Context: an optimization exercise on an open-source flow, tuned for small area and a short achievable clock period. The choices shown serve that exercise and are no tape-out recipe. Function was checked by simulation only, so behaviour that the tests miss may differ from the original.

## flow/config.mk

```make
export PLATFORM = sky130hd
export DESIGN_NAME = Mult_32x32
export DESIGN_NICKNAME = Mult_32x32
export VERILOG_FILES = /design/flow/design.v
export SDC_FILE = /design/flow/constraint.sdc
export NUM_CORES = 4
export LEC_CHECK = 0
export CAP_MARGIN = 20
export CORE_MARGIN = 2
export CORE_UTILIZATION = 40
export SLEW_MARGIN = 20
```

## flow/constraint.sdc

```tcl
create_clock -name core_clock -period 12.0 [get_ports {clock}]
set_input_delay 2.4000 -clock core_clock [delete_from_list [all_inputs] [get_ports {clock}]]
set_output_delay 2.4000 -clock core_clock [all_outputs]
set_load 0.01 [all_outputs]
```

## flow/design.v

```verilog
module CLA_4Bits(PP,GP,S,A,B,CI);
  output          PP,GP;                   
  output [3:0]    S;                       
  input  [3:0]    A,B;                     
  input           CI;                      
  wire [3:0] P =  A | B;
  wire [3:0] G =  A & B;
  wire  C1 =  G[0] | P[0]&CI;
  wire  C2 =  G[1] | P[1]&C1;
  wire  C3 =  G[2] | P[2]&C2;
  wire [3:0] C = { C3, C2, C1, CI };
  assign PP = & P[3:0];
  assign GP = G[3] | P[3]&G[2] | P[3]&P[2]&G[1] | P[3]&P[2]&P[1]&G[0];
  assign S  =  A ^ B ^ C ;
endmodule
module CLA_Gen_2Bits(PPP,GPP,C4,PP,GP,CI);
  output          PPP, GPP, C4;
  input  [1:0]    PP, GP;
  input           CI;
  assign C4=GP[0] | PP[0]&CI,
         GPP=GP[1] | PP[1]&GP[0],
         PPP=PP[1]&PP[0];
endmodule
module CLA_Gen_4Bits(PPP,GPP,C4,C8,C12,PP,GP,CI);
  output          PPP, GPP, C4, C8, C12;
  input  [3:0]    PP, GP;
  input           CI;
      assign C4=GP[0] | PP[0]&CI,
             C8=GP[1] | PP[1]&GP[0] | PP[1]&PP[0]&CI,
             C12=GP[2] | PP[2]&GP[1] | PP[2]&PP[1]&GP[0] | PP[2]&PP[1]&PP[0]&CI,
             GPP=GP[3] | PP[3]&GP[2] | PP[3]&PP[2]&GP[1] | PP[3]&PP[2]&PP[1]&GP[0],
             PPP = & PP[3:0];
endmodule
module CLA_16Bits(PPP,GPP,S,A,B,CI);
  output          GPP, PPP;
  output [15:0]   S;
  input  [15:0]   A,B;
  input           CI;
  wire   [3:0]    PP, GP;
  wire            C4, C8, C12;
  CLA_4Bits  BITS30(PP[0],GP[0],S[3:0],A[3:0],B[3:0],CI),
             BITS74(PP[1],GP[1],S[7:4],A[7:4],B[7:4],C4),
             BITS118(PP[2],GP[2],S[11:8],A[11:8],B[11:8],C8),
             BITS1512(PP[3],GP[3],S[15:12],A[15:12],B[15:12],C12);
  CLA_Gen_4Bits GEN150(PPP,GPP,C4,C8,C12,PP[3:0],GP[3:0],CI);
endmodule
module CLA_16Bit_Adder(CO,S,A,B,CI);
  output          CO;
  output [15:0]   S;
  input  [15:0]   A,B;
  input           CI;
  wire            PP, GP;
  CLA_16Bits     BITS15_0(PP,GP,S[15:0],A[15:0],B[15:0],CI);
  assign         CO =  GP | PP&CI;
endmodule
module CLA_32Bit_Adder(CO,S,A,B,CI);
  output          CO;
  output [31:0]   S;
  input  [31:0]   A,B;
  input           CI;
  wire            GPP, PPP;
  wire   [1:0]    PP, GP;
  wire            C16, C32, C48;
  CLA_16Bits     BITS15_0(PP[0],GP[0],S[15:0],A[15:0],B[15:0],CI),
                 BITS31_16(PP[1],GP[1],S[31:16],A[31:16],B[31:16],C16);
  CLA_Gen_2Bits  GEN31_0(PPP,GPP,C16,PP[1:0],GP[1:0],CI);
  assign         CO =  GPP | PPP&CI;
endmodule
module CLA_64Bit_Adder(CO,S,A,B,CI);
  output          CO;
  output [63:0]   S;
  input  [63:0]   A,B;
  input           CI;
  wire            GPP, PPP;
  wire   [3:0]    PP, GP;
  wire            C16, C32, C48;
  CLA_16Bits     BITS15_0(PP[0],GP[0],S[15:0],A[15:0],B[15:0],CI),
                 BITS31_16(PP[1],GP[1],S[31:16],A[31:16],B[31:16],C16),
                 BITS47_32(PP[2],GP[2],S[47:32],A[47:32],B[47:32],C32),
                 BITS63_48(PP[3],GP[3],S[63:48],A[63:48],B[63:48],C48);
  CLA_Gen_4Bits  GEN63_0(PPP,GPP,C16,C32,C48,PP[3:0],GP[3:0],CI);
  assign         CO =  GPP | PPP&CI;
endmodule
module CSA_nBits(S,C,Ovfl,W,X,Y,Z,Cin);
  parameter width = 16 ;                         
  output [width-1:0]   S,C;                      
  output               Ovfl;                     
  input  [width-1:0]   W,X,Y,Z;                  
  input                Cin;                      
  wire [width:0]    S1 = {1'b0, W ^ X ^ Y };
  wire [width:0]    C1 = { W&X | W&Y | X&Y, Cin } ;
  wire [width:0]    Z1 = { 1'b0, Z };
  wire [width:0]    S2 = S1 ^ C1 ^ Z;
  wire [width+1:0]  C2 = { S1&C1 | S1&Z | C1&Z , 1'b0 } ;
  assign S[width-1:0]  = S2[width-1:0];
  assign C[width-1:0]  = C2[width-1:0];
  assign Ovfl          = C2[width+1] | C2[width] | S2[width] ;
endmodule
module GenPP_32Bits(PP15,PP14,PP13,PP12,PP11,PP10,PP9,PP8,
                    PP7,PP6,PP5,PP4,PP3,PP2,PP1,PP0,iso_X,iso_Y,iso_in);
  output [32:0]      PP15;                    
  output [32:0]      PP14;                    
  output [32:0]      PP13;                    
  output [32:0]      PP12;                    
  output [32:0]      PP11;                    
  output [32:0]      PP10;                    
  output [32:0]      PP9;                     
  output [32:0]      PP8;                     
  output [32:0]      PP7;                     
  output [32:0]      PP6;                     
  output [32:0]      PP5;                     
  output [32:0]      PP4;                     
  output [32:0]      PP3;                     
  output [32:0]      PP2;                     
  output [32:0]      PP1;                     
  output [32:0]      PP0;                     
  input  [32-1:0]    iso_X;                       
  input  [32-1:0]    iso_Y;                       
  input                iso_in;
  wire                 iso_in_N;
  wire [32-1:0]    X;
  wire [32-1:0]    Y;
  wire [2:0] Seg15 = Y[31:29];            
  wire [2:0] Seg14 = Y[29:27];            
  wire [2:0] Seg13 = Y[27:25];            
  wire [2:0] Seg12 = Y[25:23];            
  wire [2:0] Seg11 = Y[23:21];            
  wire [2:0] Seg10 = Y[21:19];            
  wire [2:0] Seg9  = Y[19:17];            
  wire [2:0] Seg8  = Y[17:15];            
  wire [2:0] Seg7  = Y[15:13];            
  wire [2:0] Seg6  = Y[13:11];            
  wire [2:0] Seg5  = Y[11:9];             
  wire [2:0] Seg4  = Y[9:7];              
  wire [2:0] Seg3  = Y[7:5];              
  wire [2:0] Seg2  = Y[5:3];              
  wire [2:0] Seg1  = Y[3:1];              
  wire [2:0] Seg0  = {Y[1:0], 1'b0};      
  assign X = iso_X;
  assign Y = iso_Y;
  assign PP15[32:0] = BoothDecode(Seg15[2:0],X[32-1:0]);
  assign PP14[32:0] = BoothDecode(Seg14[2:0],X[32-1:0]);
  assign PP13[32:0] = BoothDecode(Seg13[2:0],X[32-1:0]);
  assign PP12[32:0] = BoothDecode(Seg12[2:0],X[32-1:0]);
  assign PP11[32:0] = BoothDecode(Seg11[2:0],X[32-1:0]);
  assign PP10[32:0] = BoothDecode(Seg10[2:0],X[32-1:0]);
  assign PP9[32:0] = BoothDecode(Seg9[2:0],X[32-1:0]);
  assign PP8[32:0] = BoothDecode(Seg8[2:0],X[32-1:0]);
  assign PP7[32:0] = BoothDecode(Seg7[2:0],X[32-1:0]);
  assign PP6[32:0] = BoothDecode(Seg6[2:0],X[32-1:0]);
  assign PP5[32:0] = BoothDecode(Seg5[2:0],X[32-1:0]);
  assign PP4[32:0] = BoothDecode(Seg4[2:0],X[32-1:0]);
  assign PP3[32:0] = BoothDecode(Seg3[2:0],X[32-1:0]);
  assign PP2[32:0] = BoothDecode(Seg2[2:0],X[32-1:0]);
  assign PP1[32:0] = BoothDecode(Seg1[2:0],X[32-1:0]);
  assign PP0[32:0] = BoothDecode(Seg0[2:0],X[32-1:0]);
  function [32:0] BoothDecode;
    input [2:0] Segment;
    input [32:0] X;
    case ( Segment[2:0] )
         3'b000  :  BoothDecode = 33'h000000000;                     
         3'b001,
         3'b010  :  BoothDecode = { X[32-1], X[32-1:0] }  ;  
         3'b011  :  BoothDecode = { X[32-1:0], 1'b0  }  ;        
         3'b100  :  BoothDecode = { ~X[32-1:0], 1'b1  }  ;       
         3'b101,
         3'b110  :  BoothDecode = { ~X[32-1], ~X[32-1:0] } ; 
         3'b111  :  BoothDecode = 33'h1FFFFFFFF;                     
    endcase
  endfunction
endmodule
module PP_Add_32Bits(Ovfl,Sum,PP15,PP14,PP13,PP12,PP11,PP10,PP9,PP8,
                    PP7,PP6,PP5,PP4,PP3,PP2,PP1,PP0,Y,Z);
  output               Ovfl;           
  output [31:0]        Sum;            
  input  [32:0]        PP15;           
  input  [32:0]        PP14;           
  input  [32:0]        PP13;           
  input  [32:0]        PP12;           
  input  [32:0]        PP11;           
  input  [32:0]        PP10;           
  input  [32:0]        PP9;            
  input  [32:0]        PP8;            
  input  [32:0]        PP7;            
  input  [32:0]        PP6;            
  input  [32:0]        PP5;            
  input  [32:0]        PP4;            
  input  [32:0]        PP3;            
  input  [32:0]        PP2;            
  input  [32:0]        PP1;            
  input  [32:0]        PP0;            
  input  [31:0]        Y;              
  input  [31:0]        Z;              
  wire                 Cin = 1'b0;     
  wire                 Zero = 1'b0;    
  wire [9:0]  aPP15= { PP15[1:0], 1'b0, Y[29], 6'h00 };
  wire [9:0]  aPP14= { PP14[3:0], 1'b0, Y[27], 4'h0 };
  wire [9:0]  aPP13= { PP13[5:0], 1'b0, Y[25], 2'h0 };
  wire [9:0]  aPP12= { PP12[7:0], 1'b0, Y[23] };
  wire [9:0]  S13;                                     
  wire [9:0]  C13;                                     
  wire        Ovf13;                                   
  CSA_nBits   #(10)  CSA13(C13,S13,Ovf13,aPP15,aPP14,aPP13,aPP12,Zero);
  wire [17:0] aPP11= { PP11[9:0],  1'b0, Y[21], 6'h00 };
  wire [17:0] aPP10= { PP10[11:0], 1'b0, Y[19], 4'h0 };
  wire [17:0] aPP9 = { PP9[13:0],  1'b0, Y[17], 2'h0 };
  wire [17:0] aPP8 = { PP8[15:0],  1'b0, Y[15] };
  wire [17:0] S12;                                     
  wire [17:0] C12;                                     
  wire        Ovf12;                                   
  CSA_nBits   #(18)  CSA12(C12,S12,Ovf12,aPP11,aPP10,aPP9,aPP8,Zero);
  wire [25:0] aPP7 = { PP7[17:0], 1'b0, Y[13], 6'h00 };
  wire [25:0] aPP6 = { PP6[19:0], 1'b0, Y[11], 4'h0 };
  wire [25:0] aPP5 = { PP5[21:0], 1'b0, Y[9], 2'h0 };
  wire [25:0] aPP4 = { PP4[23:0], 1'b0, Y[7] };
  wire [25:0] S11;                                     
  wire [25:0] C11;                                     
  wire        Ovf11;                                   
  CSA_nBits   #(26)  CSA11(C11,S11,Ovf11,aPP7,aPP6,aPP5,aPP4,Zero);
  wire [31:0] aPP3 = { PP3[25:0], 1'b0, Y[5], 4'h0 };
  wire [31:0] aPP2 = { PP2[27:0], 1'b0, Y[3], 2'h0 };
  wire [31:0] aPP1 = { PP1[29:0], 1'b0, Y[1] };
  wire [31:0] aPP0 = { PP0[31:0] };
  wire [31:0] S10;                                     
  wire [31:0] C10;                                     
  wire        Ovf10;                                   
  CSA_nBits   #(32)  CSA10(C10,S10,Ovf10,aPP3,aPP2,aPP1,aPP0,Zero);
  wire [17:0] S21;                                     
  wire [17:0] C21;                                     
  wire        Ovf21;                                   
  CSA_nBits   #(18)  CSA21(C21,S21,Ovf21,C12,S12,{C13,8'h00},{S13,8'h00},Zero);
  wire [31:0] S20;                                     
  wire [31:0] C20;                                     
  wire        Ovf20;                                   
  CSA_nBits   #(32)  CSA20(C20,S20,Ovf20,C10,S10,{C11,6'h00},{S11,6'h00},Zero);
  wire [31:0] S30;                                     
  wire [31:0] C30;                                     
  wire        Ovf30;                                   
  CSA_nBits   #(32)  CSA30(C30,S30,Ovf30,C20,S20,{C21,14'h0000},{S21,14'h0000},Zero);
  wire [31:0] S40;                          
  wire [31:0] C40;                          
  wire        Ovf40;                        
  CSA_nBits   #(32)  CSA40(C40,S40,Ovf40,C30,S30,Z,{1'b0,Y[31],30'h00000000},Zero);
  wire        ClaOvfl;                      
  CLA_32Bit_Adder  CLA1(ClaOvfl,Sum,C40,S40,Cin);
  assign Ovfl = Ovf13 | Ovf12 | Ovf11 | Ovf10 | Ovf21 | Ovf20 | Ovf30 | Ovf40 ;
endmodule
module Mult_32x32(Ovfl,Product,X,Y,Z,clock,iso,reset);
  output                 Ovfl;             
  output [32-1:0]    Product;          
  input  [32-1:0]    X;                
  input  [32-1:0]    Y;                
  input  [32-1:0]    Z;                
  input                  clock;
  input                  iso;
  input                  reset;
  reg    [31:0]          S_reg; 
  reg  Ovfl_reg;  
  wire   [32:0]      PP15;             
  wire   [32:0]      PP14;             
  wire   [32:0]      PP13;             
  wire   [32:0]      PP12;             
  wire   [32:0]      PP11;             
  wire   [32:0]      PP10;             
  wire   [32:0]      PP9;              
  wire   [32:0]      PP8;              
  wire   [32:0]      PP7;              
  wire   [32:0]      PP6;              
  wire   [32:0]      PP5;              
  wire   [32:0]      PP4;              
  wire   [32:0]      PP3;              
  wire   [32:0]      PP2;              
  wire   [32:0]      PP1;              
  wire   [32:0]      PP0;              
  GenPP_32Bits  GENPP(PP15,PP14,PP13,PP12,PP11,PP10,PP9,PP8,
                      PP7,PP6,PP5,PP4,PP3,PP2,PP1,PP0,X,Y,iso);
  wire                  overflow;          
  wire   [32-1:0]   result;            
  PP_Add_32Bits  ADDPP(overflow,result,PP15,PP14,PP13,PP12,PP11,PP10,PP9,PP8,
                      PP7,PP6,PP5,PP4,PP3,PP2,PP1,PP0,Y,Z);
  wire signed [63:0]     fullProd = $signed(X) * $signed(Y);
  wire signed [64:0]     fullSum  = fullProd + $signed(Z);
  wire                   sovfl    = (fullSum[64:31] != {34{fullSum[31]}});
  assign Product = S_reg;
  assign Ovfl = Ovfl_reg;
  always @ (posedge clock)
    begin
      if (reset) 
        begin
        S_reg = 32'b0;
        Ovfl_reg = 1'b0;
        end
      else 
        begin
        S_reg = result;
        Ovfl_reg = sovfl;
        end
    end
endmodule
```

## flow/run.sh

```bash
#!/bin/bash
# synth_recipe.tcl (not shown) runs the flow's synth.tcl, then flattens the netlist and writes it again
# the make line also repeats each setting of config.mk as NAME=value (left out here)
make -C /OpenROAD-flow-scripts/flow DESIGN_CONFIG=/design/flow/config.mk WORK_HOME=/design/flow/orfs CLKGATE_MAP_FILE= SYNTH_SCRIPT=/design/flow/synth_recipe.tcl finish
```

**Placement density heat map**

Scale bar: 100 um. The die is cut into 38 by 38 equal tiles; white is low, dark blue is high, 0 to 100% covered.
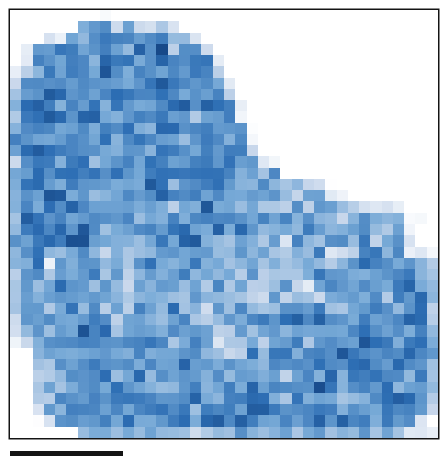
emptiest ninth of the die: upper right
tiles over 75% full: 5.7%
nearly empty tiles: 24%
fullest tile: 90%
mean over tiles: 41%

**M1 wires**

Scale bar: 100 um. Supply wires on this layer in grey.
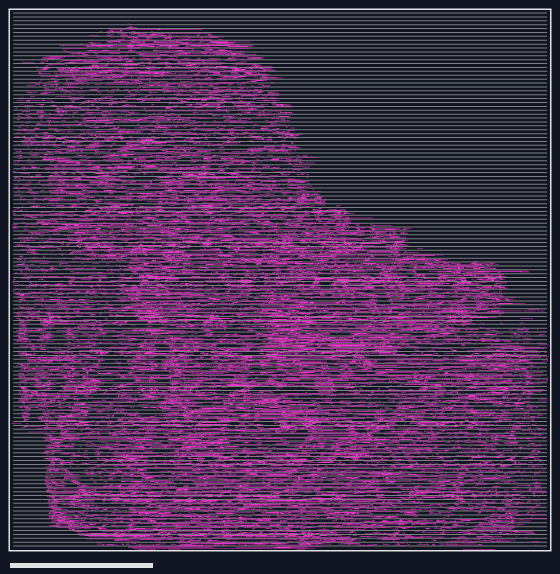
longest straight run: 127 um
share of all routed wire: 39%
main direction: horizontal
wire length on this layer: 76.8 mm

==> out/summary.txt <==
status -> finished clean
Die Span Y -> 377 um
mux contribution to synthesized area -> 0.00296
dpl ws -> -0.385 ns
cts-stage hold buffer count -> 0
fin crit period -> 11.60 ns
syn avg cell area -> 8.45 um^2
Max Slew Vio Count -> 0
EDFF count, synth -> 0
synth cell count leaders -> 1370 x fa_1, 1368 x inv_1, 863 x nand2_1
grt peak-use layer -> met2
Post-Layout Inst Area -> 61000 um^2
initial drt markers -> 3709
Antenna diodes -> 7
vias in the first global route -> 48500
area of the multi-input gates -> 48100 um^2
Root Driver -> clkbuf_16
final hold viol count -> 0
overflow left after global routing -> 0
met1 Use GR -> 0.363
most frequent cell after synthesis -> fa_1
routability-driven placement congestion ratio -> 0.975
total CTS buffers -> 5
antenna violations before repair -> 13
Bufs and invs on worst path -> 10
area grow syn2layout -> 9.28%
Compound-Gate Fraction of Synth Area -> 0.109
Reg clk slew, reported paths -> 0.10 ns
period utilization -> 0.966
DIE WIDTH -> 377 um
ys flop type -> dfxtp_1
Placed Cells -> 8492
# port buffers -> 130
clk tree area frac -> 0.00283
hold_sp -> reset
nets -> 8459
first-pass GRT wire length -> 304000 um
hold slack -> 2.71 ns
Max Freq -> 86.2 MHz
Top Layer Used -> met5
Rel. slew slack -> 0.358
CP arrival -> 11.83 ns
largest cells by area after synthesis -> fa_1 49%, inv_1 9.2%, ha_1 8.2%
Critical Path Fanout Max -> 13
CTS tree -> yes
post-DR vias/cell -> 5.43
final critical-path setup slack -> 0.403 ns
CP Class -> in2reg
Synth Area in Adders -> 0.577
Routed Antenna Nets -> 0
commonest non-fill, non-tap cell in the layout -> fa_1
CP startpoint -> X[31]
Post-CTS Setup Bufs -> 0
commonest non-fill, non-tap cells in the layout -> 1370 x fa_1, 1368 x inv_1, 863 x nand2_1
post-cts resize count -> 1
I/O Pins -> 132
fraction of area in multi-input gates -> 0.788
CP Depth -> 32
Core Footprint -> 139000 um^2
max incr delay on CP -> 0.62 ns
most frequent CP cell -> fa_1
hpwl dp -> 163000 um
metal2 WL -> 91800 um
YS warnings -> 2
Worst Path Required -> 12.24 ns
routed len/inst -> 23.2 um
crit path max-delay cell type -> fa_1
Yosys top cell area share -> 0.492
#MultiIn Comb -> 4680
# H-tree levels -> 2
Inverters -> 1372
GRT Util Overall -> 0.285
critical path launch point type -> input pin
**Placement view**

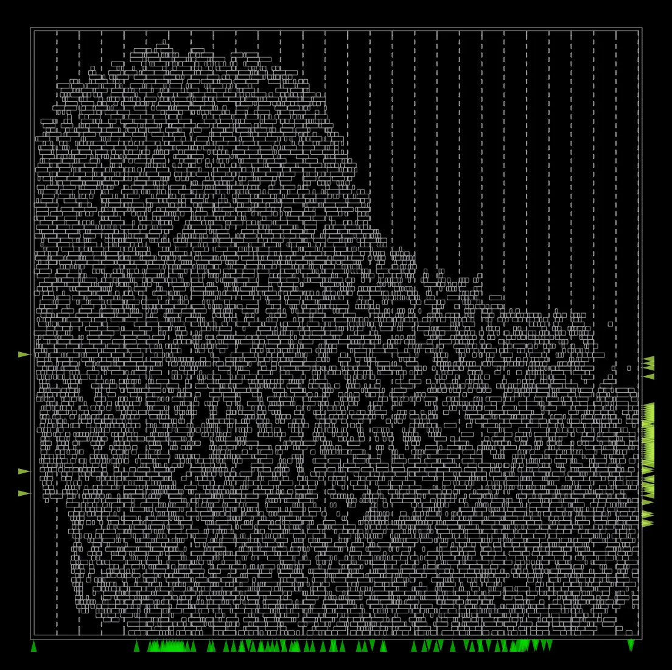
Site Rows: 137
Tapcells: 1876
Core Util, Final: 0.439
Seq area share: 0.0108

## port drivers added, routing unchanged
How much do the figures lean on ideal ports? The routed layout below was timed once more, with nothing changed but the port constraints. Step 1 assumes that a clkbuf_16 drives the clock port and a buf_2 every other input. Step 2 times the ports against the registers' clock, not the clock port: input delays grow and output delays shrink by t, the midpoint of the rising clock arrivals with the driver on. a / b / c = ideal / step 1 / step 2; a / b = the first two.
t (ns): 0.363
setup WS [ns]: 0.403 / 0.426 / 0.062
worst data-port slew with drivers (ns): 0.18
After both steps this run still meets setup and hold. The setup slack of this run moves by +0.023 ns with the drivers and by -0.341 ns with both steps.
